This design comes from an exercise in tuning for small area, a short achievable clock period and few clock cycles per item on the open sky130 flow, not from production work.
The RTL was checked by simulation tests, not by an equivalence proof against the original design.

### Metal 1

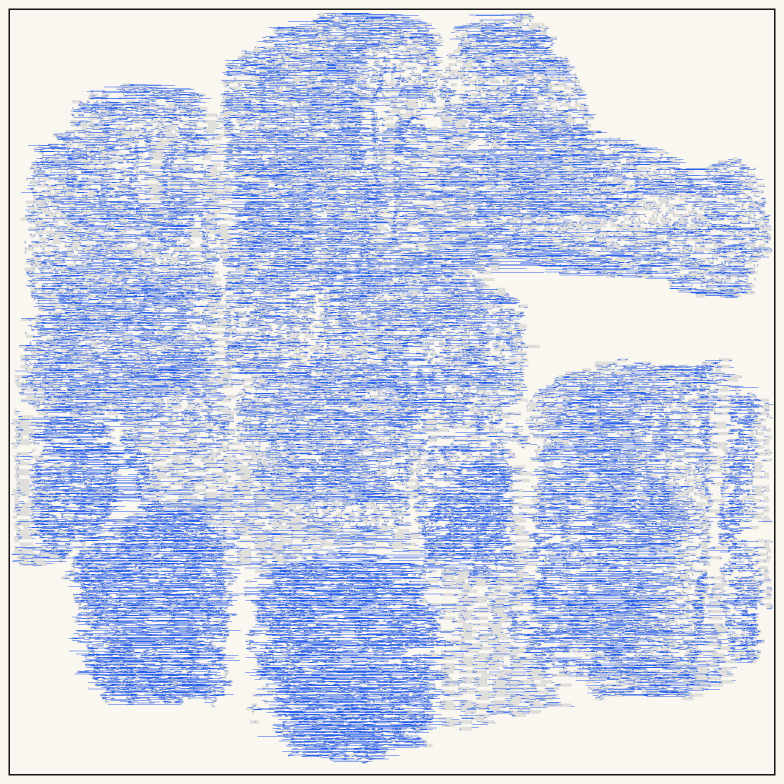
### Met2 routing

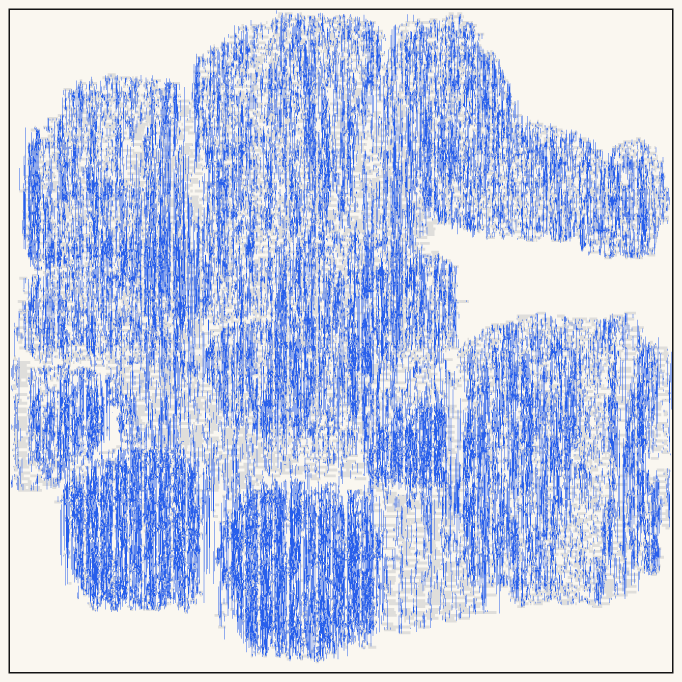
### Met3 routing

Scale bar: 200 um.
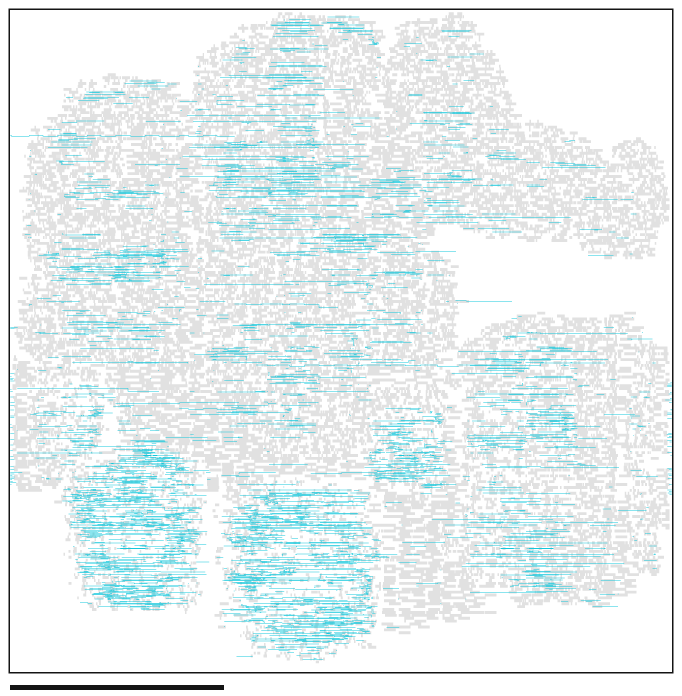
## flow/LUT_1_0.mem

```
01010110111111000010101000
00100000001000000001000000
00100000010000000100000000
00100000011000001001000010
00100000100000010000000101
00100000101000011001001010
00100000110000100100010010
00100000111000110001011100
00100001000001000000101011
00100001001001010001111101
00100001010001100101010100
00100001011001111010110000
00100001100010010010010001
00100001101010101011111001
00100001110011000111100111
00100001111011100101011101
00100010000100000101011010
00100010001100100111100000
00100010010101001011101110
00100010011101110010000110
00100010100110011010100111
00100010101111000101010011
00100010110111110010001010
00100011000000100001001101
00100011001001010010011011
00100011010010000101110110
00100011011010111011011110
00100011100011110011010100
00100011101100101101011000
00100011110101101001101011
00100011111110101000001101
00100100000111101000111111
00100100010000101100000010
00100100011001110001010101
00100100100010111000111011
00100100101100000010110010
00100100110101001110111100
00100100111110011101011010
00100101000111101110001011
00100101010001000001010001
00100101011010010110101100
00100101100011101110011100
00100101101101001000100011
00100101110110100101000001
00100110000000000011110110
00100110001001100101000011
00100110010011001000101001
00100110011100101110101000
00100110100110010111000000
00100110110000000001110011
00100110111001101111000001
00100111000011011110101011
00100111001101010000110001
00100111010111000101010100
00100111100000111100010100
00100111101010110101110010
00100111110100110001101111
00100111111110110000001011
00101000001000110001000111
00101000010010110100100100
00101000011100111010100010
00101000100111000011000001
00101000110001001110000011
00101000111011011011101001
00101001000101101011110001
00101001001111111110011111
00101001011010010011110001
00101001100100101011101001
00101001101111000110000111
00101001111001100011001100
00101010000100000010111001
00101010001110100101001110
00101010011001001010001100
00101010100011110001110011
00101010101110011100000101
00101010111001001001000001
00101011000011111000101001
00101011001110101010111110
00101011011001011111111111
00101011100100010111101110
00101011101111010010001011
00101011111010001111010111
00101100000101001111010011
00101100010000010001111111
00101100011011010111011100
00101100100110011111101011
00101100110001101010101100
00101100111100111000100001
00101101001000001001001001
00101101010011011100100110
00101101011110110010110111
00101101101010001011111111
00101101110101100111111110
00101110000001000110110011
00101110001100101000100001
00101110011000001101001000
00101110100011110100101000
00101110101111011111000011
00101110111011001100011000
00101111000110111100101001
00101111010010101111110110
00101111011110100110000001
00101111101010011111001010
00101111110110011011010001
00110000000010011010011000
00110000001110011100011110
00110000011010100001100110
00110000100110101001101111
00110000110010110100111011
00110000111111000011001010
00110001001011010100011101
00110001010111101000110101
00110001100100000000010010
00110001110000011010110101
00110001111100111000011111
00110010001001011001010010
00110010010101111101001100
00110010100010100100010000
00110010101111001110011111
00110010111011111011111000
00110011001000101100011101
00110011010101100000001110
00110011100010010111001101
00110011101111010001011010
00110011111100001110110110
00110100001001001111100010
00110100010110010011011110
00110100100011011010101100
00110100110000100101001100
00110100111101110010111111
00110101001011000100000110
00110101011000011000100001
00110101100101110000010010
00110101110011001011011010
00110110000000101001111000
00110110001110001011101111
00110110011011110000111110
00110110101001011001101000
00110110110111000101101011
00110111000100110101001011
00110111010010101000000110
00110111100000011110011111
00110111101110011000010110
00110111111100010101101100
00111000001010010110100001
00111000011000011010110111
00111000100110100010101111
00111000110100101110001001
00111001000010111101000110
00111001010001001111101000
00111001011111100101101110
00111001101101111111011011
00111001111100011100101110
00111010001010111101101001
00111010011001100010001101
00111010101000001010011011
00111010110110110110010011
00111011000101100101110110
00111011010100011001000110
00111011100011010000000011
00111011110010001010101110
00111100000001001001001001
00111100010000001011010011
00111100011111010001001111
00111100101110011010111100
00111100111101101000011101
00111101001100111001110001
00111101011100001110111010
00111101101011100111111001
00111101111011000100101110
00111110001010100101011011
00111110011010001010000001
00111110101001110010100001
00111110111001011110111011
00111111001001001111010000
00111111011001000011100011
00111111101000111011110011
00111111111000111000000001
01000000001000111000001111
01000000011000111100011101
01000000101001000100101101
01000000111001010001000000
01000001001001100001010110
01000001011001110101110001
01000001101010001110010010
01000001111010101010111001
01000010001011001011100111
01000010011011110000011111
01000010101100011001100000
01000010111101000110101100
01000011001101111000000100
01000011011110101101101000
01000011101111100111011011
01000100000000100101011100
01000100010001100111101110
01000100100010101110010001
01000100110011111001000101
01000101000101001000001101
01000101010110011011101010
01000101100111110011011100
01000101111001001111100100
01000110001010110000000100
01000110011100010100111100
01000110101101111110001111
01000110111111101011111100
01000111010001011110000101
01000111100011010100101011
01000111110101001111110000
01001000000111001111010011
01001000011001010011011000
01001000101011011011111110
01001000111101101001000110
01001001001111111010110010
01001001100010010001000100
01001001110100101011111011
01001010000111001011011010
01001010011001101111100001
01001010101100011000010010
01001010111111000101101110
01001011010001110111110110
01001011100100101110101010
01001011110111101010001101
01001100001010101010100000
01001100011101101111100011
01001100110000111001011000
01001101000100001000000000
01001101010111011011011100
01001101101010110011101110
01001101111110010000110111
01001110010001110010110111
01001110100101011001110000
01001110111001000101100100
01001111001100110110010100
01001111100000101100000000
01001111110100100110101010
01010000001000100110010100
01010000011100101010111110
01010000110000110100101010
01010001000101000011011000
01010001011001010111001100
01010001101101110000000100
01010010000010001110000100
01010010010110110001001100
01010010101011011001011101
01010011000000000110111001
01010011010100111001100001
01010011101001110001010110
01010011111110101110011010
01010100010011110000101110
01010100101000111000010011
01010100111110000101001011
01010101010011010111010110
01010101101000101110110111
01010101111110001011101110
01010110010011101101111101
01010110101001010101100101
```

## flow/LUT_neg103_88.mem

```
00000000000000000000000000000001
00000000000000000000000000000100
00000000000000000000000000001010
00000000000000000000000000011011
00000000000000000000000001001000
00000000000000000000000011000100
00000000000000000000001000010101
00000000000000000000010110101001
00000000000000000000111101100100
00000000000000000010100111010110
00000000000000000111000110111001
00000000000000010011010100100001
00000000000000110100100001001011
00000000000010001110110000101000
00000000000110000100000011111100
00000000010000011110110111000100
00000000101100110011011010000111
00000001011100111001001101100010
00000010001001011000011011100000
00000010111000001111100101101101
00000011100110001110001011001011
00000100010011111100101100100010
00000101000011010011010111010111
00000101101111111110110010111010
00000110100000100110110100100111
00000111001100010100010010010000
00000111111100001110111010010100
00001000101000111011101011110000
00001001010111101000100001001111
00001010000101110011100111111011
00001010110011011000100111000001
00001011100010111010110101111000
00001100001111011101011101110001
00001101000000010000001010111111
00001101101011110101100000000000
00001110011011100101000100011110
00001111001000011111001111111110
00001111110111000001110111111001
00010000100101011001010111000111
00010001010010110100111010100100
00010010000010100010100101011100
00010010101110111100011111110001
00010011011111110011100010001011
00010100001011010111000011001001
00010100111010111011101011101100
00010101101000000011000111111100
00010110010110011011101001011010
00010111000100111111011000100011
00010111110010010001100110111001
00011000100010001010100101110101
00011001001110011011111000101011
00011001111111000111001101100001
00011010101010111000111011011100
00011011011010010010101111101011
00011100000111100111010011011101
00011100110101110101110101011101
00011101100100100101101100000010
00011110010001101110101011110001
00011111000001110010110110111010
00011111101101111011101000001111
00100000011110011011010111101010
00100001001010011011001000101001
00100001111001101010010000000101
00100010100111001011110010010010
00100011010101010000011011110010
00100100000100001100010001010111
00100100110001001100001000111001
00100101100001011011011000011101
00100110001101011011101110001101
00100110111101110000000000001111
00100111101001111101101010100100
00101000011001000010001100101000
00101001000110110000100100001111
00101001110100101011011100000110
00101010100011110011001000010110
00101011010000101001111110000001
00101100000001000100001010010101
00101100101100111100001010010101
00101101011101000101000110111101
00101110001001100000100000111100
00101110111000011010100100111111
00101111100110010101101001000110
00110000010100000110110110000111
00110001000011011010010000110011
00110001110000001000001010111000
00110010100000101101001100010100
00110011001100011100111100011001
00110011111100011010101011011110
00110100101001000011101011100101
00110101010111110011011000111000
00110110000101111011000000101010
00110110110011100010101001100010
00110111100011000001101010100001
00111000001111100110101111001110
00111001000000010110011110010001
00111001101011111110000100001000
00111010011011110000101101011101
00111011001000100111001010010000
00111011110111001100100111111111
00111100100101100000101010101110
00111101010010111110110110000110
00111110000010101001010101010101
00111110101111000101101010110010
00111111100000000000000000000000
01000000001011011111100001010100
01000000111011000111001100100110
01000001101000001010111100101110
01000010010110100110010010000001
01000011000101000110100111000101
01000011110010011011011011100011
01000100100010010001010001000011
01000101001110100100111101010100
01000101111111010011100010101100
01000110101011000001010011101110
01000111011010011110001000100100
01001000000111101111000010110011
01001000110110000000010110101101
01001001100100101100110101100010
01001010010001111000011001100101
01001011000001111001011101011111
01001011101110000100100110100100
01001100011110100111100100010000
01001101001010100011011011001000
01001101111001110101100001000100
01001110100111010011011100010000
01001111010101011010110101101110
01010000000100010011010101111010
01010000110001010101101111111110
01010001100001100001111010011101
01010010001101100100100110010011
01010010111101111100000100011000
01010011101010000101110111010010
01010100011001001101010101110010
01010101000110111000001000111000
01010101110100110101101110110011
01010110100011111010000111111110
01010111010000110011011110011010
01011000000001001010100111110001
01011000101101000100111100010001
01011001011101010001000010101101
01011010001001101000100111111110
01011010111000100101100110011010
01011011100110011101001000011111
01011100010100010001000001101010
01011101000011100001001011100100
01011101110000010001100100101011
01011110100000110011100101010010
01011111001100100101101000001110
01011111111100100110011110111011
01100000101001001011101100111110
01100001010111111110010010101001
01100010000110000010011010110101
01100010110011101100101110000001
01100011100011001000100000011111
01100100001111110000000010011110
01100101000000011100110010110011
01100101101100000110101001111011
01100110011011111100011000101101
01100111001000101111000110000100
01100111110111010111011010001011
01101000100101100111111111110000
01101001010011001000110011100101
01101010000010110000000110100011
01101010101111001110110111100101
01101011100000000110010000001000
01101100001011101000000001001010
01101100111011010010101111101111
01101101101000010010110011000001
01101110010110110000111100101110
01101111000101001101110111000001
01101111110010100101010010000111
01110000100010010111111101100100
01110001001110101110000011101110
01110001111111011111111010010001
01110010101011001001101101101010
01110011011010101001100011101100
01110100000111110110110011101001
01110100110110001010111001111111
01110101100100110100000000011100
01110110010010000010001001010100
01110111000010000000000101010110
01110111101110001101100110101010
01111000011110110011110011001111
01111001001010101011101111001110
01111001111010000000110100010001
01111010100111011011000111101101
01111011010101100101010001101011
01111100000100011010011011110101
01111100110001011111011000111011
01111101100001101000011101101101
01111110001101101101100000001001
01111110111110001000001010110111
```

## flow/run.sh

```bash
#!/bin/bash
# synth_recipe.tcl (not shown) runs the flow's synth.tcl, then flattens the netlist and writes it again
# the make line also repeats each setting of config.mk as NAME=value (left out here)
make -C /OpenROAD-flow-scripts/flow DESIGN_CONFIG=/design/flow/config.mk WORK_HOME=/design/flow/orfs CLKGATE_MAP_FILE= SYNTH_SCRIPT=/design/flow/synth_recipe.tcl finish
```

## flow/config.mk

```make
export PLATFORM = sky130hd
export DESIGN_NAME = float_exp
export DESIGN_NICKNAME = float_exp
export VERILOG_FILES = /design/flow/design.v
export SDC_FILE = /design/flow/constraint.sdc
export NUM_CORES = 4
export LEC_CHECK = 0
export CAP_MARGIN = 20
export CORE_MARGIN = 2
export CORE_UTILIZATION = 40
export SLEW_MARGIN = 20
export SYNTH_MEMORY_MAX_BITS = 16384
```

## flow/constraint.sdc

```tcl
create_clock -name core_clock -period 9.5 [get_ports {CLK}]
set_input_delay 1.9000 -clock core_clock [delete_from_list [all_inputs] [get_ports {CLK}]]
set_output_delay 1.9000 -clock core_clock [all_outputs]
set_load 0.01 [all_outputs]
```

## flow/design.v

```verilog
module float_exp(
	CLK,
	rst,					 
	load, 				 
	input_ready,		 
	output_ready,		 
	FLOAT32_IN, 		 
	FLOAT32_OUT 		 
);
	input         CLK, rst, load;
	output        input_ready, output_ready;
	input  [31:0] FLOAT32_IN;
	output [31:0] FLOAT32_OUT;
	wire          start = 1'b1;
	wire          load_success;
	wire   [2:0]  D_state;
	wire   [25:0] D_FIX_taylor_output, D_e, D_x, D_taylor_3, D_taylor_2, D_taylor_1;
	wire   [25:0] IN_A, stage_0_E;
	wire   [31:0] stage_0_FLOAT32_OUT;
	wire stage_1_start;
	input_process_stage my_stage_0( 
		.CLK(CLK),
		.rst(rst),
		.FLOAT32_IN(FLOAT32_IN),				 
		.FLOAT32_OUT(stage_0_FLOAT32_OUT),   
		.A(IN_A), 	  								 
		.E(stage_0_E),           				 
		.next_stage_start(stage_1_start),	 
		.load(load), 								 
		.start(start), 							 
		.input_ready(input_ready),  			 
		.load_success(load_success),
		.d_state(D_state)
	);
	assign D_x = IN_A;
	wire         stage_1_mul_ss, stage_1_add_ss, stage_1_output_ready, stage_1_is_pass, stage_1_mul_ss_en, stage_1_add_ss_en;
	wire  [25:0] stage_1_output;
	wire  [25:0] stage_1_E;
	wire  [31:0] stage_1_FLOAT32_OUT;
	taylor_stage_1_control my_control_1( 
		.CLK(CLK),
		.start(stage_1_start),
		.rst(rst),
		.output_ready(stage_1_output_ready),
		.mul_ss(stage_1_mul_ss),
		.add_ss(stage_1_add_ss),
		.mul_ss_en(stage_1_mul_ss_en),
		.add_ss_en(stage_1_add_ss_en)
	);
	taylor_stage_1 my_stage_1( 			
		.CLK(CLK),
		.IN_A(IN_A),  
		.OUT(stage_1_output),
		.mul_ss(stage_1_mul_ss),
		.add_ss(stage_1_add_ss),
		.mul_ss_en(stage_1_mul_ss_en),
		.add_ss_en(stage_1_add_ss_en)
	);
	reg [25:0] reg_stage1_stage2;
	reg        reg_stage2_start;
	reg [25:0] reg_stage_1_E;
	reg [25:0] reg_stage_1_A;
	reg [31:0] reg_stage_1_FLOAT32_OUT; 
	assign D_taylor_1 = reg_stage1_stage2;
	always @ (posedge CLK) begin
		if(stage_1_output_ready) begin
			reg_stage_1_A <= IN_A;
			reg_stage_1_E <= stage_0_E;
			reg_stage_1_FLOAT32_OUT <= stage_0_FLOAT32_OUT;
			end
		end
	always @ (posedge CLK) begin
		if(stage_1_output_ready) begin
			reg_stage1_stage2 <= stage_1_output;
			reg_stage2_start <= 1'b1;
			end
		else begin
			reg_stage1_stage2 <= 26'd0;
			reg_stage2_start <= 1'b0;
			end
		end
	wire stage_2_mul_ss, stage_2_add_ss, stage_2_output_ready, stage_2_mul_ss_en, stage_2_add_ss_en;
	wire [25:0] stage_2_output;
	taylor_stage_2_control my_control_2( 
		.CLK(CLK),
		.start(reg_stage2_start),
		.rst(rst),
		.output_ready(stage_2_output_ready),
		.mul_ss(stage_2_mul_ss),
		.add_ss(stage_2_add_ss),
		.mul_ss_en(stage_2_mul_ss_en),
		.add_ss_en(stage_2_add_ss_en)
	);
	taylor_stage_2 my_stage_2( 
		.CLK(CLK),
		.IN_A(reg_stage_1_A),  
		.IN_B(reg_stage1_stage2), 
		.OUT(stage_2_output),
		.mul_ss(stage_2_mul_ss),
		.add_ss(stage_2_add_ss),
		.mul_ss_en(stage_2_mul_ss_en),
		.add_ss_en(stage_2_add_ss_en)
	);
	reg [25:0] reg_stage2_stage3;
	reg        reg_stage3_start;
	reg [25:0] reg_stage_2_E;
	reg [25:0] reg_stage_2_A;
	reg [31:0] reg_stage_2_FLOAT32_OUT;
	assign D_taylor_2 = reg_stage2_stage3;
	always @ (posedge CLK) begin
		if(reg_stage2_start) begin
			reg_stage_2_E <= reg_stage_1_E;
			reg_stage_2_FLOAT32_OUT <= reg_stage_1_FLOAT32_OUT;
		end
	end
	always @ (posedge CLK) begin
		if(stage_2_output_ready) begin
			reg_stage_2_A <= reg_stage_1_A;
			reg_stage2_stage3 <= stage_2_output;
			reg_stage3_start <= 1'b1;
		end
		else begin
			reg_stage2_stage3 <= 26'd0;
			reg_stage3_start <= 1'b0;
		end
	end
	wire stage_3_mul_ss, stage_3_output_ready, stage_3_mul_ss_en, stage_3_add_ss_en;
	wire [25:0] stage_3_output;
	taylor_stage_3_control my_control_3( 
		.CLK(CLK),
		.start(reg_stage3_start),
		.rst(rst),
		.output_ready(stage_3_output_ready),
		.mul_ss(stage_3_mul_ss),
		.mul_ss_en(stage_3_mul_ss_en),
		.add_ss_en(stage_3_add_ss_en)
	);
	taylor_stage_3 my_stage_3( 
		.CLK(CLK),
		.IN_A(reg_stage_2_A),  
		.IN_B(reg_stage2_stage3), 
		.OUT(stage_3_output),
		.mul_ss(stage_3_mul_ss),
		.mul_ss_en(stage_3_mul_ss_en),
		.add_ss_en(stage_3_add_ss_en)
	);
	reg [25:0] reg_stage3_stage4;
	reg        reg_stage4_start;
	reg [25:0] reg_stage_3_E;
	reg [31:0] reg_stage_3_FLOAT32_OUT;
	assign D_taylor_3 = reg_stage3_stage4;
	always @ (posedge CLK) begin
		if(reg_stage3_start) begin
			reg_stage_3_E <= reg_stage_2_E;
			reg_stage_3_FLOAT32_OUT <= reg_stage_2_FLOAT32_OUT;
		end
	end
	always @ (posedge CLK) begin
		if(stage_3_output_ready) begin
			reg_stage3_stage4 <= stage_3_output;
			reg_stage4_start <= 1'b1;
		end
		else begin
			reg_stage3_stage4 <= 26'd0;
			reg_stage4_start <= 1'b0;
			end
	end
	assign D_e = reg_stage_3_E;
	output_process_stage my_stage_5( 
		.CLK(CLK),
		.start(reg_stage4_start),
		.rst(rst),
		.FIXED_taylor_input(reg_stage3_stage4),
		.FIXED_e_input(reg_stage_3_E),
		.FLOAT_e_input(reg_stage_3_FLOAT32_OUT),
		.FLOAT_result_output(FLOAT32_OUT),
		.output_ready(output_ready),
		.D_taylor_output(D_FIX_taylor_output)
	);
endmodule
module input_process_stage( 
	CLK,
	rst,
	FLOAT32_IN,
	FLOAT32_OUT, 			 
	A, 			 			 
	E,           			 
	next_stage_start,
	load,  					 
	load_success,
	start, 					 
	input_ready,
	d_state,
	D_FLOAT32_OUT,
	D_A,
	D_E,
	D_int,
	D_frac
);
	input CLK, rst, load, start;
	input [31:0] FLOAT32_IN;
	output input_ready, next_stage_start, load_success;
	output [31:0] FLOAT32_OUT;
	output [25:0] A, E;
	output [7:0] D_int;
	output [22:0] D_frac;
	output [31:0] D_FLOAT32_OUT;
	output [25:0] D_A, D_E;
	output [2:0] d_state;
	wire float32tofix_reg_en, float32_a_reg_en, fixed_reg_en, output_ready;
	stage_0_control my_control( 
		.d_state(d_state),
		.CLK(CLK),
		.start(start),
		.rst(rst),
		.input_ready(input_ready),
		.float32tofix_reg_en(float32tofix_reg_en),
		.float32_a_reg_en(float32_a_reg_en),
		.fixed_reg_en(fixed_reg_en),
		.output_ready(output_ready),
		.load_input(load),
		.load_success(load_success)
	);
	stage_0 my_stage(  
		.CLK(CLK),
		.FLOAT32_IN(FLOAT32_IN),
		.FLOAT32_OUT(FLOAT32_OUT),  
		.A(A), 			 				 
		.E(E),           				 
		.load(load),
		.start(start),
		.float32tofix_reg_en(float32tofix_reg_en),
		.float32_a_reg_en(float32_a_reg_en),
		.fixed_reg_en(fixed_reg_en),
		.output_ready(output_ready),
		.next_stage_start(next_stage_start),
		.D_FLOAT32_OUT(D_FLOAT32_OUT),
		.D_A(D_A),
		.D_E(D_E),
		.D_int(D_int),
		.D_frac(D_frac)
	);
endmodule
module stage_0(  
	CLK,
	FLOAT32_IN,
	FLOAT32_OUT,  
	A, 			  
	E,            
	next_stage_start,
	load,
	start,
	float32tofix_reg_en,
	float32_a_reg_en,
	fixed_reg_en,
	output_ready,
	D_FLOAT32_OUT,
	D_A,
	D_E,
	D_int,
	D_frac
);
	input CLK, load, start, float32tofix_reg_en, float32_a_reg_en, fixed_reg_en, output_ready;
	input [31:0] FLOAT32_IN;
	output next_stage_start;
	output reg [31:0] FLOAT32_OUT;
	output reg [25:0] A, E;
	output [7:0] D_int;
	output [22:0] D_frac;
	output [31:0] D_FLOAT32_OUT;
	output [25:0] D_A, D_E;
	reg [31:0] reg_input;
	always @ (posedge CLK) begin 
		if(load) 
			reg_input <= FLOAT32_IN;
	end
	wire [7:0] _int;
	wire [22:0] frac;
 	float32tofix my_float32tofix(
		.IN_FLOAT32(reg_input),  
		.OUT_frac(frac),  
		.OUT_int(_int)  
	);
	assign D_int = _int;
	assign D_frac = frac;
	reg [7:0] int_;
	reg [22:0] frac_;
	always @ (posedge CLK) begin
		if(float32tofix_reg_en) begin
			int_ <= _int;
			frac_ <= frac;
		end
	end
	wire [31:0] float32_A;
	LUT_89_88 my_LUT_1( 
		.IN_FIXED_INT(int_),  
		.OUT_FLOAT32(float32_A)
	);
	wire [25:0] fixed_a, fixed_e;
	LUT_0_1 my_LUT_2(
		.IN_frac(frac_),
		.IN_int(3'd0),
		.OUT_frac(fixed_e[22:0]),
		.OUT_int(fixed_e[25:23]),
		.OUT_a_frac(fixed_a[22:0]),
		.OUT_a_int(fixed_a[25:23])
	);
	assign D_A = fixed_a;
	assign D_E = fixed_e;
	reg [25:0] fixed_e_out, fixed_a_out;
	always @ (posedge CLK) begin
		if(fixed_reg_en) begin
			fixed_e_out <= fixed_e;
			fixed_a_out <= fixed_a;
		end
	end
	reg [31:0] float32_88_89_reg;
	assign D_FLOAT32_OUT = float32_88_89_reg;
	always @ (posedge CLK) begin
		if(float32_a_reg_en)
			float32_88_89_reg <= float32_A;
	end
	wire [25:0] neg_a;
	wire [25:0] add_output;
	assign neg_a = ~fixed_a_out + 26'd1;
	adder my_adder_( 
		.IN_FRAC_1(neg_a[22:0]),
		.IN_INT_1(neg_a[25:23]),
		.IN_FRAC_2(frac_),
		.IN_INT_2(3'd0),
		.OUT_FRAC(add_output[22:0]),
		.OUT_INT(add_output[25:23])
	);
	reg stage_1_start;
	always  @ (posedge CLK) begin
		if(output_ready) begin
			stage_1_start <= 1'b1;
			A <= add_output;
			E <= fixed_e_out;
			FLOAT32_OUT <= float32_88_89_reg;
		end else begin
			stage_1_start <= 1'b0;
		end
	end
	assign next_stage_start = stage_1_start;  
endmodule
module stage_0_control( 
	CLK,
	start,
	rst,
	input_ready,
	float32tofix_reg_en,
	float32_a_reg_en,
	fixed_reg_en,
	output_ready,
	load_input,
	load_success,
	d_state
);
	parameter state_convert = 0;
	parameter state_LUT_1 = 1;
	parameter state_LUT_2 = 2;
	parameter state_cal_a = 3;
	parameter state_rst = 4;
	parameter state_error = 5;
	input start, rst, CLK, load_input;
	output input_ready;
	output reg load_success;
	output reg float32tofix_reg_en, float32_a_reg_en, fixed_reg_en, output_ready;
	output [2:0] d_state;
	reg [2:0] state;
	assign d_state = state;
	always @ (posedge CLK) begin
		if(rst)
			load_success <= 0;
		else if( load_input && (state == state_convert ||state == state_LUT_1 || state == state_LUT_2 || state == state_cal_a || state == state_rst) && !rst)
			load_success <= 1;
		else if(state == state_convert)
			load_success <= 0;
	end
	assign input_ready = (state == state_convert) ? 1'b1 : !load_success;
	always @ (posedge CLK) begin
		if(rst) 
			state <= state_rst;
		else if(state == state_rst && load_success && start)
			state <= state_convert;
		else if(state == state_convert)
			state <= state_LUT_1;
		else if(state == state_LUT_1)
			state <= state_LUT_2;
		else if(state == state_LUT_2)
			state <= state_cal_a;
		else if(state == state_cal_a && load_success)
			state <= state_convert;
		else 
			state <= state_rst;
	end
	always @* begin
		float32tofix_reg_en = 0;
		float32_a_reg_en = 0; 
		fixed_reg_en = 0;
		output_ready = 0;
		case(state)
			state_convert : begin 
								 float32tofix_reg_en = 1;
								 end
			state_LUT_1   : begin
								 float32_a_reg_en = 1;
								 end
			state_LUT_2   : begin
								 fixed_reg_en = 1;
								 end
			state_cal_a   : begin
								 output_ready = 1;
								 end
			default: begin
								  output_ready = 0;
						end
		endcase
	end
endmodule
module float32tofix(
	IN_FLOAT32,  
	overflow,
	OUT_frac,  
	OUT_int  
);
	parameter num_of_int = 8;  
	parameter num_of_frac = 23;  
	input [31:0] IN_FLOAT32;
	output overflow;
	output [num_of_frac - 1:0] OUT_frac; 
	output [num_of_int -1:0] OUT_int; 
	wire [num_of_frac + num_of_int - 1:0] TMP_1;
	wire [num_of_frac + num_of_int - 1:0] TMP_2;
	wire [num_of_frac + num_of_int - 1:0] FIX;
	wire [7:0] E;
	assign TMP_1 = {1'b1, IN_FLOAT32[22:0]};  
	assign E = IN_FLOAT32[30:23] - 8'd127;  
	assign {overflow, TMP_2} = ($signed(E) > 8'sd0)?(TMP_1 << (E)):(TMP_1 >> (8'd0 - E));
	assign FIX = (IN_FLOAT32[31])?(~TMP_2 + 26'd1  ):TMP_2; 
	assign OUT_frac = FIX[num_of_frac - 1:0]; 
	assign OUT_int = FIX[num_of_frac + num_of_int - 1:num_of_frac];
endmodule
module LUT_89_88( 
	IN_FIXED_INT,  
	OUT_FLOAT32
);
	parameter num_of_int = 8;
	reg [31:0] memory [0:191];
	initial
		$readmemb("LUT_neg103_88.mem", memory);
	input [num_of_int - 1:0] IN_FIXED_INT;
	output [31:0] OUT_FLOAT32;
	wire [7:0] index = IN_FIXED_INT + 8'd103;  
	assign OUT_FLOAT32 = (index <= 8'd191) ? memory[index] :  
								($signed(IN_FIXED_INT) >= 8'sd0) ? {1'b0, 8'hff, 23'd0} : 32'd0;  
endmodule
module LUT_0_1(
	IN_frac,
	IN_int,
	OUT_frac,
	OUT_int,
	OUT_a_frac,
	OUT_a_int
);
	parameter num_of_int = 3;
	parameter num_of_frac = 23;
	input [num_of_frac - 1:0] IN_frac; 
	input [num_of_int -1:0] IN_int; 
	output [num_of_frac - 1:0] OUT_frac; 
	output [num_of_int -1:0] OUT_int; 
	output [num_of_frac - 1:0] OUT_a_frac; 
	output [num_of_int -1:0] OUT_a_int; 
	wire [num_of_int + num_of_frac - 1:0] OUT;
	reg	[num_of_int + num_of_frac - 1:0]	Imem [0:2**8 - 1];
	initial
		$readmemb ("LUT_1_0.mem", Imem);
	assign OUT = Imem[IN_frac[(num_of_frac - 1)-:8]];
	assign OUT_frac = (IN_int == 0 && IN_frac[(num_of_frac - 1)-:8] == 8'd0)?
							23'd0:OUT[22-:23];
	assign OUT_int = (IN_int == 0 && IN_frac[(num_of_frac - 1)-:8] == 8'd0)?
							3'd1:OUT[(num_of_int + num_of_frac - 1)-:3];
	assign OUT_a_int = IN_int;
	assign OUT_a_frac = {IN_frac[(num_of_frac - 1)-:8], 15'd0};
endmodule
module adder ( 
	IN_FRAC_1,
	IN_INT_1,
	IN_FRAC_2,
	IN_INT_2,
	OUT_FRAC,
	OUT_INT
);
	parameter num_of_int = 3;  
	parameter num_of_frac = 23;  
	input [num_of_int - 1:0] IN_INT_1;
	input [num_of_int - 1:0] IN_INT_2;
	input [num_of_frac - 1:0] IN_FRAC_1;
	input [num_of_frac - 1:0] IN_FRAC_2;
	output [num_of_int - 1:0] OUT_INT;
	output [num_of_frac - 1:0] OUT_FRAC;
	assign {OUT_INT, OUT_FRAC} = {IN_INT_1, IN_FRAC_1} + {IN_INT_2, IN_FRAC_2};
endmodule
module multiplier ( 
	IN_FRAC_1,
	IN_INT_1,
	IN_FRAC_2,
	IN_INT_2,
	OUT_FRAC,
	OUT_INT
);
	parameter num_of_int = 32;  
	parameter num_of_frac = 23;  
	input [num_of_int - 1:0] IN_INT_1;
	input [num_of_int - 1:0] IN_INT_2;
	input [num_of_frac - 1:0] IN_FRAC_1;
	input [num_of_frac - 1:0] IN_FRAC_2;
	output [num_of_int - 1:0] OUT_INT;
	output [num_of_frac - 1:0] OUT_FRAC;
	wire [(num_of_int + num_of_frac) * 2 - 1:0] result;
	assign result = {IN_INT_1, IN_FRAC_1} * {IN_INT_2, IN_FRAC_2};
	assign OUT_INT = result[(num_of_frac * 2)+:num_of_int];   
	assign OUT_FRAC = result[(num_of_frac * 2 - 1)-:num_of_frac];
endmodule	
module taylor_stage_1( 
	CLK,
	IN_A,  
	OUT,
	mul_ss,
	add_ss,
	mul_ss_en,
	add_ss_en
);
	input CLK, mul_ss, add_ss, mul_ss_en, add_ss_en;
	input [25:0] IN_A;
	output [25:0] OUT;
	wire [25:0] mul_port_B;
	wire [25:0] add_port_B;
	wire [25:0] mul_out, add_out;
	reg [25:0] reg_mul, reg_add;
	assign mul_port_B = (mul_ss) ? 26'b00000000000010110110000010   : reg_add;
	multiplier my_mul( 
		.IN_FRAC_1(IN_A[22:0]),
		.IN_INT_1(IN_A[25:23]),
		.IN_FRAC_2(mul_port_B[22:0]),
		.IN_INT_2(mul_port_B[25:23]),
		.OUT_FRAC(mul_out[22:0]),
		.OUT_INT(mul_out[25:23])
	);
	assign add_port_B = (add_ss) ? 26'b00000000010001000100010001  : 26'b00000001010101010101010101 ;
   adder my_add( 
		.IN_FRAC_1(reg_mul[22:0]),
		.IN_INT_1(reg_mul[25:23]),
		.IN_FRAC_2(add_port_B[22:0]),
		.IN_INT_2(add_port_B[25:23]),
		.OUT_FRAC(add_out[22:0]),
		.OUT_INT(add_out[25:23])
	);
	always @ (posedge CLK) begin
		if(add_ss_en)
			reg_add <= add_out;
		else if(mul_ss_en)
			reg_mul <= mul_out;
		end
	assign OUT = add_out;	
endmodule
module taylor_stage_1_control( 
	CLK,
	start,
	rst,
	output_ready,
	mul_ss,
	add_ss,
	mul_ss_en,
	add_ss_en
);
	input start, rst, CLK;
	output reg output_ready, mul_ss, add_ss, mul_ss_en, add_ss_en;
	reg [1:0] state;
	always @ (posedge CLK) begin
		if(rst)
			state <= 2'd0;
		else if (start && state == 2'd0) 
			state <= 2'd1;
		else if(state >= 2'd1)
			state <= state + 2'd1;
	end
	always @* begin
		output_ready = 0;
		mul_ss = 0;
		add_ss = 0;
		mul_ss_en = 0;
		add_ss_en = 0;
		case(state)
			2'd0 : begin 
					 mul_ss = 1;
					 mul_ss_en = 1;
					 end
			2'd1 : begin
					 add_ss = 1;
					 add_ss_en = 1;
					 end
			2'd2 : begin 
					 mul_ss = 0;
					 mul_ss_en = 1;
					 end
			2'd3 : begin
						add_ss = 0; 
						add_ss_en = 1;
						output_ready = 1;
					 end
			default: begin
							output_ready = 0;
							mul_ss = 0;
						end
		endcase
	end
endmodule
module taylor_stage_2( 
	CLK,
	IN_A,  
	IN_B, 
	OUT,
	mul_ss,
	add_ss,
	mul_ss_en,
	add_ss_en
);
	input CLK, mul_ss, add_ss, mul_ss_en, add_ss_en;
	input [25:0] IN_A, IN_B;
	output [25:0] OUT;
	wire [25:0] mul_port_B;
	wire [25:0] add_port_B;
	wire [25:0] mul_out, add_out;
	reg [25:0] reg_mul, reg_add;
	assign mul_port_B = (mul_ss) ? IN_B : reg_add;
	multiplier my_mul( 
		.IN_FRAC_1(IN_A[22:0]),
		.IN_INT_1(IN_A[25:23]),
		.IN_FRAC_2(mul_port_B[22:0]),
		.IN_INT_2(mul_port_B[25:23]),
		.OUT_FRAC(mul_out[22:0]),
		.OUT_INT(mul_out[25:23])
	);
	assign add_port_B = (add_ss) ? 26'b00010000000000000000000000  : 26'b00000101010101010101010101 ;
   adder my_add( 
		.IN_FRAC_1(reg_mul[22:0]),
		.IN_INT_1(reg_mul[25:23]),
		.IN_FRAC_2(add_port_B[22:0]),
		.IN_INT_2(add_port_B[25:23]),
		.OUT_FRAC(add_out[22:0]),
		.OUT_INT(add_out[25:23])
	);
	always @ (posedge CLK) begin
		if(mul_ss_en)
			reg_mul <= mul_out;
		else if(add_ss_en)
			reg_add <= add_out;
		end
	assign OUT = add_out;	
endmodule
module taylor_stage_2_control( 
	CLK,
	rst,
	start,
	output_ready,
	mul_ss,
	add_ss,
	mul_ss_en,
	add_ss_en
);
	input start, rst, CLK;
	output reg output_ready, mul_ss, add_ss, mul_ss_en, add_ss_en;
	reg [1:0] state;
	always @ (posedge CLK) begin
		if(rst)
			state <= 2'd0;
		else if (start) 
			state <= 2'd1;
		else if(state >= 2'd1)
			state <= state + 2'd1;
	end
	always @* begin
		output_ready = 0;
		mul_ss = 0;
		add_ss = 0;
		mul_ss_en = 0;
		add_ss_en = 0;
		case(state)
			2'd0 : begin
					 mul_ss = 1;
					 mul_ss_en = 1;
					 end
			2'd1 : begin
					 add_ss = 0;
					 add_ss_en = 1;
					 end
			2'd2 : begin
					 mul_ss = 0;
					 mul_ss_en = 1;
					 end
			2'd3 : begin
						add_ss = 1; 
						output_ready = 1;
						add_ss_en = 1;
					 end
			default: begin
							output_ready = 0;
							mul_ss = 0;
						end
		endcase
	end
endmodule
module taylor_stage_3( 
	CLK,
	IN_A,  
	IN_B, 
	OUT,
	mul_ss,
	add_ss,
	mul_ss_en,
	add_ss_en
);
	input CLK, mul_ss, add_ss, mul_ss_en, add_ss_en;
	input [25:0] IN_A, IN_B;
	output [25:0] OUT;
	wire [25:0] mul_port_B;
	wire [25:0] add_port_B;
	wire [25:0] mul_out, add_out;
	reg [25:0] reg_mul, reg_add;
	assign mul_port_B = (mul_ss) ? IN_B : reg_add;
	multiplier my_mul( 
		.IN_FRAC_1(IN_A[22:0]),
		.IN_INT_1(IN_A[25:23]),
		.IN_FRAC_2(mul_port_B[22:0]),
		.IN_INT_2(mul_port_B[25:23]),
		.OUT_FRAC(mul_out[22:0]),
		.OUT_INT(mul_out[25:23])
	);
	assign add_port_B = 26'b00100000000000000000000000;  
   adder my_add( 
		.IN_FRAC_1(reg_mul[22:0]),
		.IN_INT_1(reg_mul[25:23]),
		.IN_FRAC_2(add_port_B[22:0]),
		.IN_INT_2(add_port_B[25:23]),
		.OUT_FRAC(add_out[22:0]),
		.OUT_INT(add_out[25:23])
	);
	always @ (posedge CLK) begin
		if(mul_ss_en)
			reg_mul <= mul_out;
		else if(add_ss_en)
			reg_add <= add_out;
		end
	assign OUT = add_out;	
endmodule
	module taylor_stage_3_control( 
	CLK,
	rst,
	start,
	ready,
	output_ready,
	mul_ss,
	mul_ss_en,
	add_ss_en
);
	input start, rst, CLK;
	output reg ready, output_ready, mul_ss, mul_ss_en, add_ss_en;
	reg [1:0] state;
	always @ (posedge CLK) begin
		if(rst)
			state <= 2'd0;
		else if (start) 
			state <= 2'd1;
		else if(state >= 2'd1)
			state <= state + 2'd1;
	end
	always @* begin
		ready = 0;
		output_ready = 0;
		mul_ss = 0;
		mul_ss_en = 0;
		add_ss_en = 0;
		case(state)
			2'd0 : begin
					 mul_ss = 1;
					 mul_ss_en = 1;
					 end
			2'd1 : add_ss_en  = 1; 
			2'd2 : begin
					 mul_ss = 0;
					 mul_ss_en = 1;
					 end
			2'd3 : begin
						ready = 1;
						output_ready = 1;
					 end
			default: begin
							ready = 0;
							output_ready = 0;
							mul_ss = 0;
						end
		endcase
	end
endmodule
module output_process_stage( 
	CLK,
	start,
	rst,
	FIXED_taylor_input,
	FIXED_e_input,
	FLOAT_e_input,
	FLOAT_result_output,
	output_ready,
	D_taylor_output
);
	input CLK, start, rst;
	input [25:0] FIXED_taylor_input, FIXED_e_input;
	input [31:0] FLOAT_e_input;
	output [31:0] FLOAT_result_output;
	output [25:0] 	D_taylor_output;
	output output_ready;
	wire reg_mul_output_en, reg_fixtofloat_output_en, reg_binary_mul_output_en, output_oe;
	stage_5_control my_control( 
		.CLK(CLK),
		.start(start),
		.rst(rst),
		.reg_mul_output_en(reg_mul_output_en),
		.reg_fixtofloat_output_en(reg_fixtofloat_output_en),
		.reg_binary_mul_output_en(reg_binary_mul_output_en),
		.output_oe(output_oe)
	);
	stage_5 my_datapath( 
		.CLK(CLK),
		.FIXED_taylor_input(FIXED_taylor_input),
		.FIXED_e_input(FIXED_e_input),
		.FLOAT_e_input(FLOAT_e_input),
		.FLOAT_result_output(FLOAT_result_output),
		.reg_mul_output_en(reg_mul_output_en),
		.reg_fixtofloat_output_en(reg_fixtofloat_output_en),
		.reg_binary_mul_output_en(reg_binary_mul_output_en),
		.output_oe(output_oe),
		.reg_output_oe(output_ready),
		.D_taylor_output(D_taylor_output)
);
endmodule 
module stage_5( 
	CLK,
	FIXED_taylor_input,
	FIXED_e_input,
	FLOAT_e_input,
	FLOAT_result_output,
	reg_output_oe,
	reg_mul_output_en,
	reg_fixtofloat_output_en,
	reg_binary_mul_output_en,
	output_oe,
	D_taylor_output
);
	input CLK, reg_mul_output_en, reg_fixtofloat_output_en, reg_binary_mul_output_en, output_oe;
	input [25:0] FIXED_taylor_input, FIXED_e_input;
	input [31:0] FLOAT_e_input;
	output [31:0] FLOAT_result_output;
	output [25:0] D_taylor_output;
	wire [25:0] mul_output;
	multiplier my_mul( 
		.IN_FRAC_1(FIXED_e_input[22:0]),
		.IN_INT_1(FIXED_e_input[25:23]),
		.IN_FRAC_2(FIXED_taylor_input[22:0]),
		.IN_INT_2(FIXED_taylor_input[25:23]),
		.OUT_FRAC(mul_output[22:0]),
		.OUT_INT(mul_output[25:23])
	);
	assign D_taylor_output = reg_mul_output;
	reg [25:0] reg_mul_output;
	reg [31:0] reg_FLOAT_e_input;
	always @ (posedge CLK)
		if(reg_mul_output_en) begin
			reg_mul_output <= mul_output;
			reg_FLOAT_e_input <= FLOAT_e_input;
			end
	wire [31:0] fixtofloat_output;
	fixedtofloat32 my_fixtofloat(
		.IN_FRAC(reg_mul_output[22:0]),  
		.IN_INT(reg_mul_output[25:23]),  
		.OUT_FLOAT32(fixtofloat_output)  
	);
	reg [31:0] reg_fixtofloat_output;
	always @ (posedge CLK)
		if(reg_fixtofloat_output_en)
			reg_fixtofloat_output <= fixtofloat_output;
	wire [31:0] float_mul_output;
	FP_MUL my_float_mul(
		.CLK(CLK), 
		.reg_en(reg_binary_mul_output_en),
		.A(reg_fixtofloat_output),  
		.B(reg_FLOAT_e_input),  
		.OUT(float_mul_output)  
	);
	reg [31:0] result;
	output reg reg_output_oe;
	always @ (posedge CLK) begin
		if(output_oe) begin
			result <= float_mul_output;
			reg_output_oe <= 1'b1;
			end 
		else begin
			result <= 32'd0;
			reg_output_oe <= 1'b0;
			end 
	end
	assign FLOAT_result_output = result;
endmodule
module stage_5_control( 
	CLK,
	start,
	rst,
	reg_mul_output_en,
	reg_fixtofloat_output_en,
	reg_binary_mul_output_en,
	output_oe
);
	input start, rst, CLK;
	output reg reg_mul_output_en, reg_fixtofloat_output_en, reg_binary_mul_output_en, output_oe;
	reg [1:0] state;
	always @ (posedge CLK) begin
		if(rst)
			state <= 2'd0;
		else if (start && state == 2'd0) 
			state <= 2'd1;
		else if(state >= 2'd1)
			state <= state + 2'd1;
	end
	always @* begin
		reg_mul_output_en = 0;
		reg_fixtofloat_output_en = 0;
		reg_binary_mul_output_en = 0;
		output_oe = 0;
		case(state)
			2'd0 : reg_mul_output_en = 1;
			2'd1 : reg_fixtofloat_output_en = 1;
			2'd2 : reg_binary_mul_output_en = 1;
			2'd3 : output_oe = 1;
			default: output_oe  = 0;
		endcase
	end
endmodule
module fixedtofloat32(
	IN_FRAC,  
	IN_INT,  
	OUT_FLOAT32  
);
	parameter num_of_int = 3;
	parameter num_of_frac = 23;
	input [num_of_int - 1:0] IN_INT;
	input [num_of_frac - 1:0] IN_FRAC;
	output [31:0] OUT_FLOAT32;
	wire [7:0] E;
	wire [(num_of_frac + num_of_int) - 1:0] TMP;
	assign TMP = (OUT_FLOAT32[31])?({~IN_INT, ~IN_FRAC} + 26'd1):{IN_INT, IN_FRAC};  
	assign OUT_FLOAT32[31]   = ($signed(IN_INT) < 3'sd0)?1'b1:1'b0; 
	assign OUT_FLOAT32[30-:8]   = E + 8'd127; 
	assign {E, OUT_FLOAT32[22:0]} =  (TMP[25])?{8'sd2, TMP[24-:23]}:
												(TMP[24])?{8'sd1, TMP[23-:23]}:
												(TMP[23])?{8'sd0, TMP[22-:23]}:
												(TMP[22])?{-8'sd1, {TMP[21:0], 1'd0}}:
												(TMP[21])?{-8'sd2, {TMP[20:0], 2'd0}}:
												(TMP[20])?{-8'sd3, {TMP[19:0], 3'd0}}:
												(TMP[19])?{-8'sd4, {TMP[18:0], 4'd0}}:
												(TMP[18])?{-8'sd5, {TMP[17:0], 5'd0}}:
												(TMP[17])?{-8'sd6, {TMP[16:0], 6'd0}}:
												(TMP[16])?{-8'sd7, {TMP[15:0], 7'd0}}:
												(TMP[15])?{-8'sd8, {TMP[14:0], 8'd0}}:
												(TMP[14])?{-8'sd9, {TMP[13:0], 9'd0}}:
												(TMP[13])?{-8'sd10, {TMP[12:0], 10'd0}}:
												(TMP[12])?{-8'sd11, {TMP[11:0], 11'd0}}:
												(TMP[11])?{-8'sd12, {TMP[10:0], 12'd0}}:
												(TMP[10])?{-8'sd13, {TMP[9:0], 13'd0}}:
												(TMP[9])?{-8'sd14, {TMP[8:0], 14'd0}}:
												(TMP[8])?{-8'sd15, {TMP[7:0], 15'd0}}:
												(TMP[7])?{-8'sd16, {TMP[6:0], 16'd0}}:
												(TMP[6])?{-8'sd17, {TMP[5:0], 17'd0}}:
												(TMP[6])?{-8'sd18, {TMP[4:0], 18'd0}}:
												(TMP[4])?{-8'sd19, {TMP[3:0], 19'd0}}:
												(TMP[3])?{-8'sd20, {TMP[2:0], 20'd0}}:
												(TMP[2])?{-8'sd21, {TMP[1:0], 21'd0}}:
												(TMP[1])?{-8'sd22, {TMP[0], 22'd0}}:
												(TMP[0])?{-8'sd23, 23'd0}:{-8'sd127, 23'd0};
endmodule
module FP_MUL(
	CLK, 
	reg_en,
	A,  
	B,  
	OUT  
);
	input CLK, reg_en;
	input      [31:0] A, B; 
	output     [31:0] OUT;
	wire       [31:0] RESULT;
	wire       [23:0] a_m, b_m, a_m_1, b_m_1, z_m, z_m_1, z_m_2, z_m_3;
	wire       [9:0] a_e, tmp_a_e, tmp_b_e, b_e, a_e_1, b_e_1, z_e, z_e_1, z_e_2, z_e_3, z_e_4;
	wire       [49:0] product;
	wire       z_s, guard, round_bit, sticky, guard_1, round_bit_1, sticky_1, guard_2, round_bit_2, sticky_2;
	assign     a_m[22:0] = A[22:0];
   assign     b_m[22:0] = B[22:0];
	assign     tmp_a_e = A[30:23] - 10'd127;
	assign     tmp_b_e = B[30:23] - 10'd127;
   assign     {a_m[23] , a_e} = ($signed(tmp_a_e) == -127) ? {1'b0, -10'sd126} : {1'b1, tmp_a_e};
   assign     {b_m[23] , b_e} = ($signed(tmp_b_e) == -127) ? {1'b0, -10'sd126} : {1'b1, tmp_b_e};
	assign OUT = (((A[31:23] == {1'b0, 8'hff}) && A[22:0] != 0) || ((B[31:23] == {1'b0, 8'hff}) && B[22:0] != 0  )) ? {1'b0, 8'hff, 1'b1, 22'd0} :  
					 ((A[30-:8] == 8'hff && A[22:0] == 0) || (B[30-:8] == 8'hff && B[22:0] == 0)  ) ? {z_s, 8'hff, 23'd0} :  
					 ((A == 0) || (B == 0)) ? {32'd0} :  
					 RESULT; 
   assign a_m_1          = (!a_m[23]) ? a_m << 1 : a_m;
	assign a_e_1          = (!a_m[23]) ? a_e - 10'd1 : a_e;
	assign b_m_1          = (!b_m[23]) ? b_m << 1 : b_m;
	assign b_e_1          = (!b_m[23]) ? b_e - 10'd1 : b_e;
	assign z_s = A[31] ^ B[31];
	assign z_e = a_e_1 + b_e_1 + 10'd1;
	assign product = a_m_1 * b_m_1 * 4;
	reg [49:0] tmp_product;
	reg [9:0] tmp_z_e;
	reg tmp_z_s;
	always @ (posedge CLK) begin
		if(reg_en) begin
			tmp_product <= product;
			tmp_z_e <= z_e;
			tmp_z_s <= z_s;
		end
	end
	assign z_m = tmp_product[49:26];
	assign guard = tmp_product[25];
	assign sticky = (tmp_product[23:0] != 0);
	assign round_bit = tmp_product[24];
	assign z_e_1       = (z_m[23] == 0) ? tmp_z_e - 10'd1 : tmp_z_e;
	assign z_m_1       = (z_m[23] == 0) ? (z_m << 1) + guard : z_m;
	assign guard_1     = (z_m[23] == 0) ? tmp_product[24] : guard;
	assign round_bit_1 = (z_m[23] == 0) ? 1'b0 : round_bit;
	assign z_e_2       = ($signed(z_e_1) < -126) ? z_e_1 + 10'd1 : z_e_1;
	assign z_m_2       = ($signed(z_e_1) < -126) ? z_m_1 >> 1 : z_m_1;
	assign guard_2     = ($signed(z_e_1) < -126) ? z_m_1[0] : guard_1;
	assign round_bit_2 = ($signed(z_e_1) < -126) ? guard_1 : round_bit_1;
	assign sticky_1    = ($signed(z_e_1) < -126) ? sticky | round_bit_1 : sticky;
	assign z_m_3       = (guard_2 && (round_bit_2 | sticky_1 | z_m_2[0])) ? z_m_2 + 24'd1 : z_m_2;
	assign z_e_3       = (guard_2 && (round_bit_2 | sticky_1 | z_m_2[0]) && z_m_2 == 24'hffffff) ? z_e_2 + 10'd1 : z_e_2;
	assign z_e_4       = z_e_3[7:0] + 8'd127;
	assign RESULT = ($signed(z_e_3) == -10'sd126 && z_m_3[23] == 1'b0) ? {tmp_z_s, 8'h00, z_m_3[22:0]} :
					    ($signed(z_e_3) > 10'sd127 ) ? {tmp_z_s, 8'hff, 23'd0}   : 
							{tmp_z_s, z_e_4[7:0], z_m_3[22:0]};
endmodule
```

==> flow_summary.yaml <==
global_route:
  grt_max_degree: 154
  use_met1_pct: 35.8
  met3_usage_pct: 4.72
  grt_pass1_wl_mm: 769
  grt_pass1_vias: 124000
  busiest_layer: "met2"
  grt_overflow: 0
synth:
  synth_adder_area_share_pct: 44.2
  yosys.area.top_type_share_pct: 36.2
  synthTopCellsByCount: "inv_1 (2,850), fa_1 (2,745), nand2_1 (2,575), ha_1 (967), clkbuf_1 (894)"
  yosysTopAreaCell: "fa_1"
  synthSimpleGateAreaFrac_pct: 16.3
  synth_ff_type: "edfxtp_1"
  muxShareOfSynthArea_pct: 1.81
  ys_types: 95
  synth_edf_count: 733
  avgSynthCellArea_um2: 9.09
  yosys_warnings: 26
  synth_area_mm2: 0.152
  synth_compound_area_share_pct: 9.58
  ys_ff_latch: 860
  synth_top_family_by_area: "adder cells"
  yosysSeqAreaShare_pct: 16.2
  synth_area_leaders: "fa_1 (36%), edfxtp_1 (15%), ha_1 (8.0%)"
  synthArstFlopShare_pct: 0
die:
  die_w_um: 620
  fp.dieArea_mm2: 0.384
  num_rows: 226
  n_tap_cell: 5016
  io_pins: 69
  die_y_um: 620
  core_mm2: 0.378
  initial_core_util_pct: 40.1
final_layout:
  fillers: 37100
  inverters: 2856
  seq_area_mm2: 0.0246
  largest_reg_flops: 48
  n_clock_buffer: 120
  fin_util_pct: 43.1
  largestClassByArea: "multi-input gates"
  syn_to_final_growth_pct: 7.56
  layout_common_cells: "inv_1 (2,847), fa_1 (2,745), nand2_1 (2,569), ha_1 (954), nor2_1 (833)"
  multi_input_area_mm2: 0.113
  multi_input_gates: 11900
  drive_gt1_share_pct: 6.01
  final-clk-cell-share_pct: 2.07
  layout.cells.non_filler: 21500
  largest_register: "my_stage_5.my_datapath.my_float_mul.tmp_product"
flow_run:
  maxCapViolations: 0
setup_path:
  r2r-start: "my_stage_5.my_datapath.reg_fixtofloat_output[24]"
  rrSetupSlack_ps: 410
  crit_fanout: 43
  cp_top_family: "adder cells"
  r2r.worst_path.cells: 34
  crit_buf_inv: 6
  critPathKind: "reg -> reg"
  cp.arrival_ps: 9630
  end_kind: "flop"
  crit_slowest_cell: "mux2_1"
  required_ps: 10040
  cp_num_cells: 34
place:
  portBuffers: 68
  gp_congestion: 1.00
  dp_hpwl_mm: 384
  placed_area_mm2: 0.159
sta:
  period_share_pct: 95.7
  slew_viol_final: 0
  finalHoldViolations: 0
  max_freq_mhz: 110
  rsz0062_at_grt: "yes"
  fin_crit_ps: 9090
  fin_hold_ws_ps: 384
  worst_pin_slew_ps: 1250
  fin_tns_setup_ps: 0
  final.setup_skew_ps: 78.2
drt:
  first_iter_violations: 11400
  wl_met2_mm: 224
  first_pass_iters: 7
  postRouteAntennaNets: 0
  maxUsedRoutingLayer: "met5"
clocking:
  cts_tree: "built"
  cts_hold_buf: 0
  clock-root-buffer: "clkbuf_16"
  post_cts_resized: 2
  cts_made_buffers: 99
  cts.sinks: 860
  insertion_delay_ps: 860
  post_cts_buffers: 0
worst_hold_path:
  worstHoldEndpoint: "my_stage_5.my_datapath.reg_FLOAT_e_input[30]"
  hold_start: "reg_stage_3_FLOAT32_OUT[30]"
run_status:
  status: "complete, no violations"
Testbench counts, summed over its fixed seeds: cycles 8,344, items 2,048.
Notes on 'Metal 1' above:
nets with wire on the layer	18,439
wire length on this layer	210 mm
share of all routed wire	42%
main direction	horizontal
vias: 119,000
total routed wirelength: 498 mm

Notes on 'Met2 routing' above:
wire length on this layer	224 mm
longest straight run	117 um

Notes on 'Met3 routing' above:
share of all routed wire	8.6%
nets with wire on the layer	1,506
wire length on this layer	43.1 mm

-- separate check: timing with driven ports --
In the flow no input, the clock included, has a driving cell. The finished layout below was timed again as built, in two steps. Step 1, drivers: a clkbuf_16 drives CLK and a buf_2 each remaining input, both assumed. Step 2 also shifts input and output timing later by t, the mid clock arrival at the registers, as if the neighbouring blocks saw the same clock. a / b / c = ideal ports / drivers / drivers and shift; a / b = the first two.
t, ns: 0.923
setup slack, ns: 0.405 / 0.405 / 0.405
worst setup path after step 2: register to register
slew at the worst register clock pin (ns): 0.08 / 0.08
worst data-port slew with drivers (ns): 0.04
After both steps setup and hold are still met in this run. The setup slack of this run moves by 0.000 ns with the drivers and by 0.000 ns with both steps.
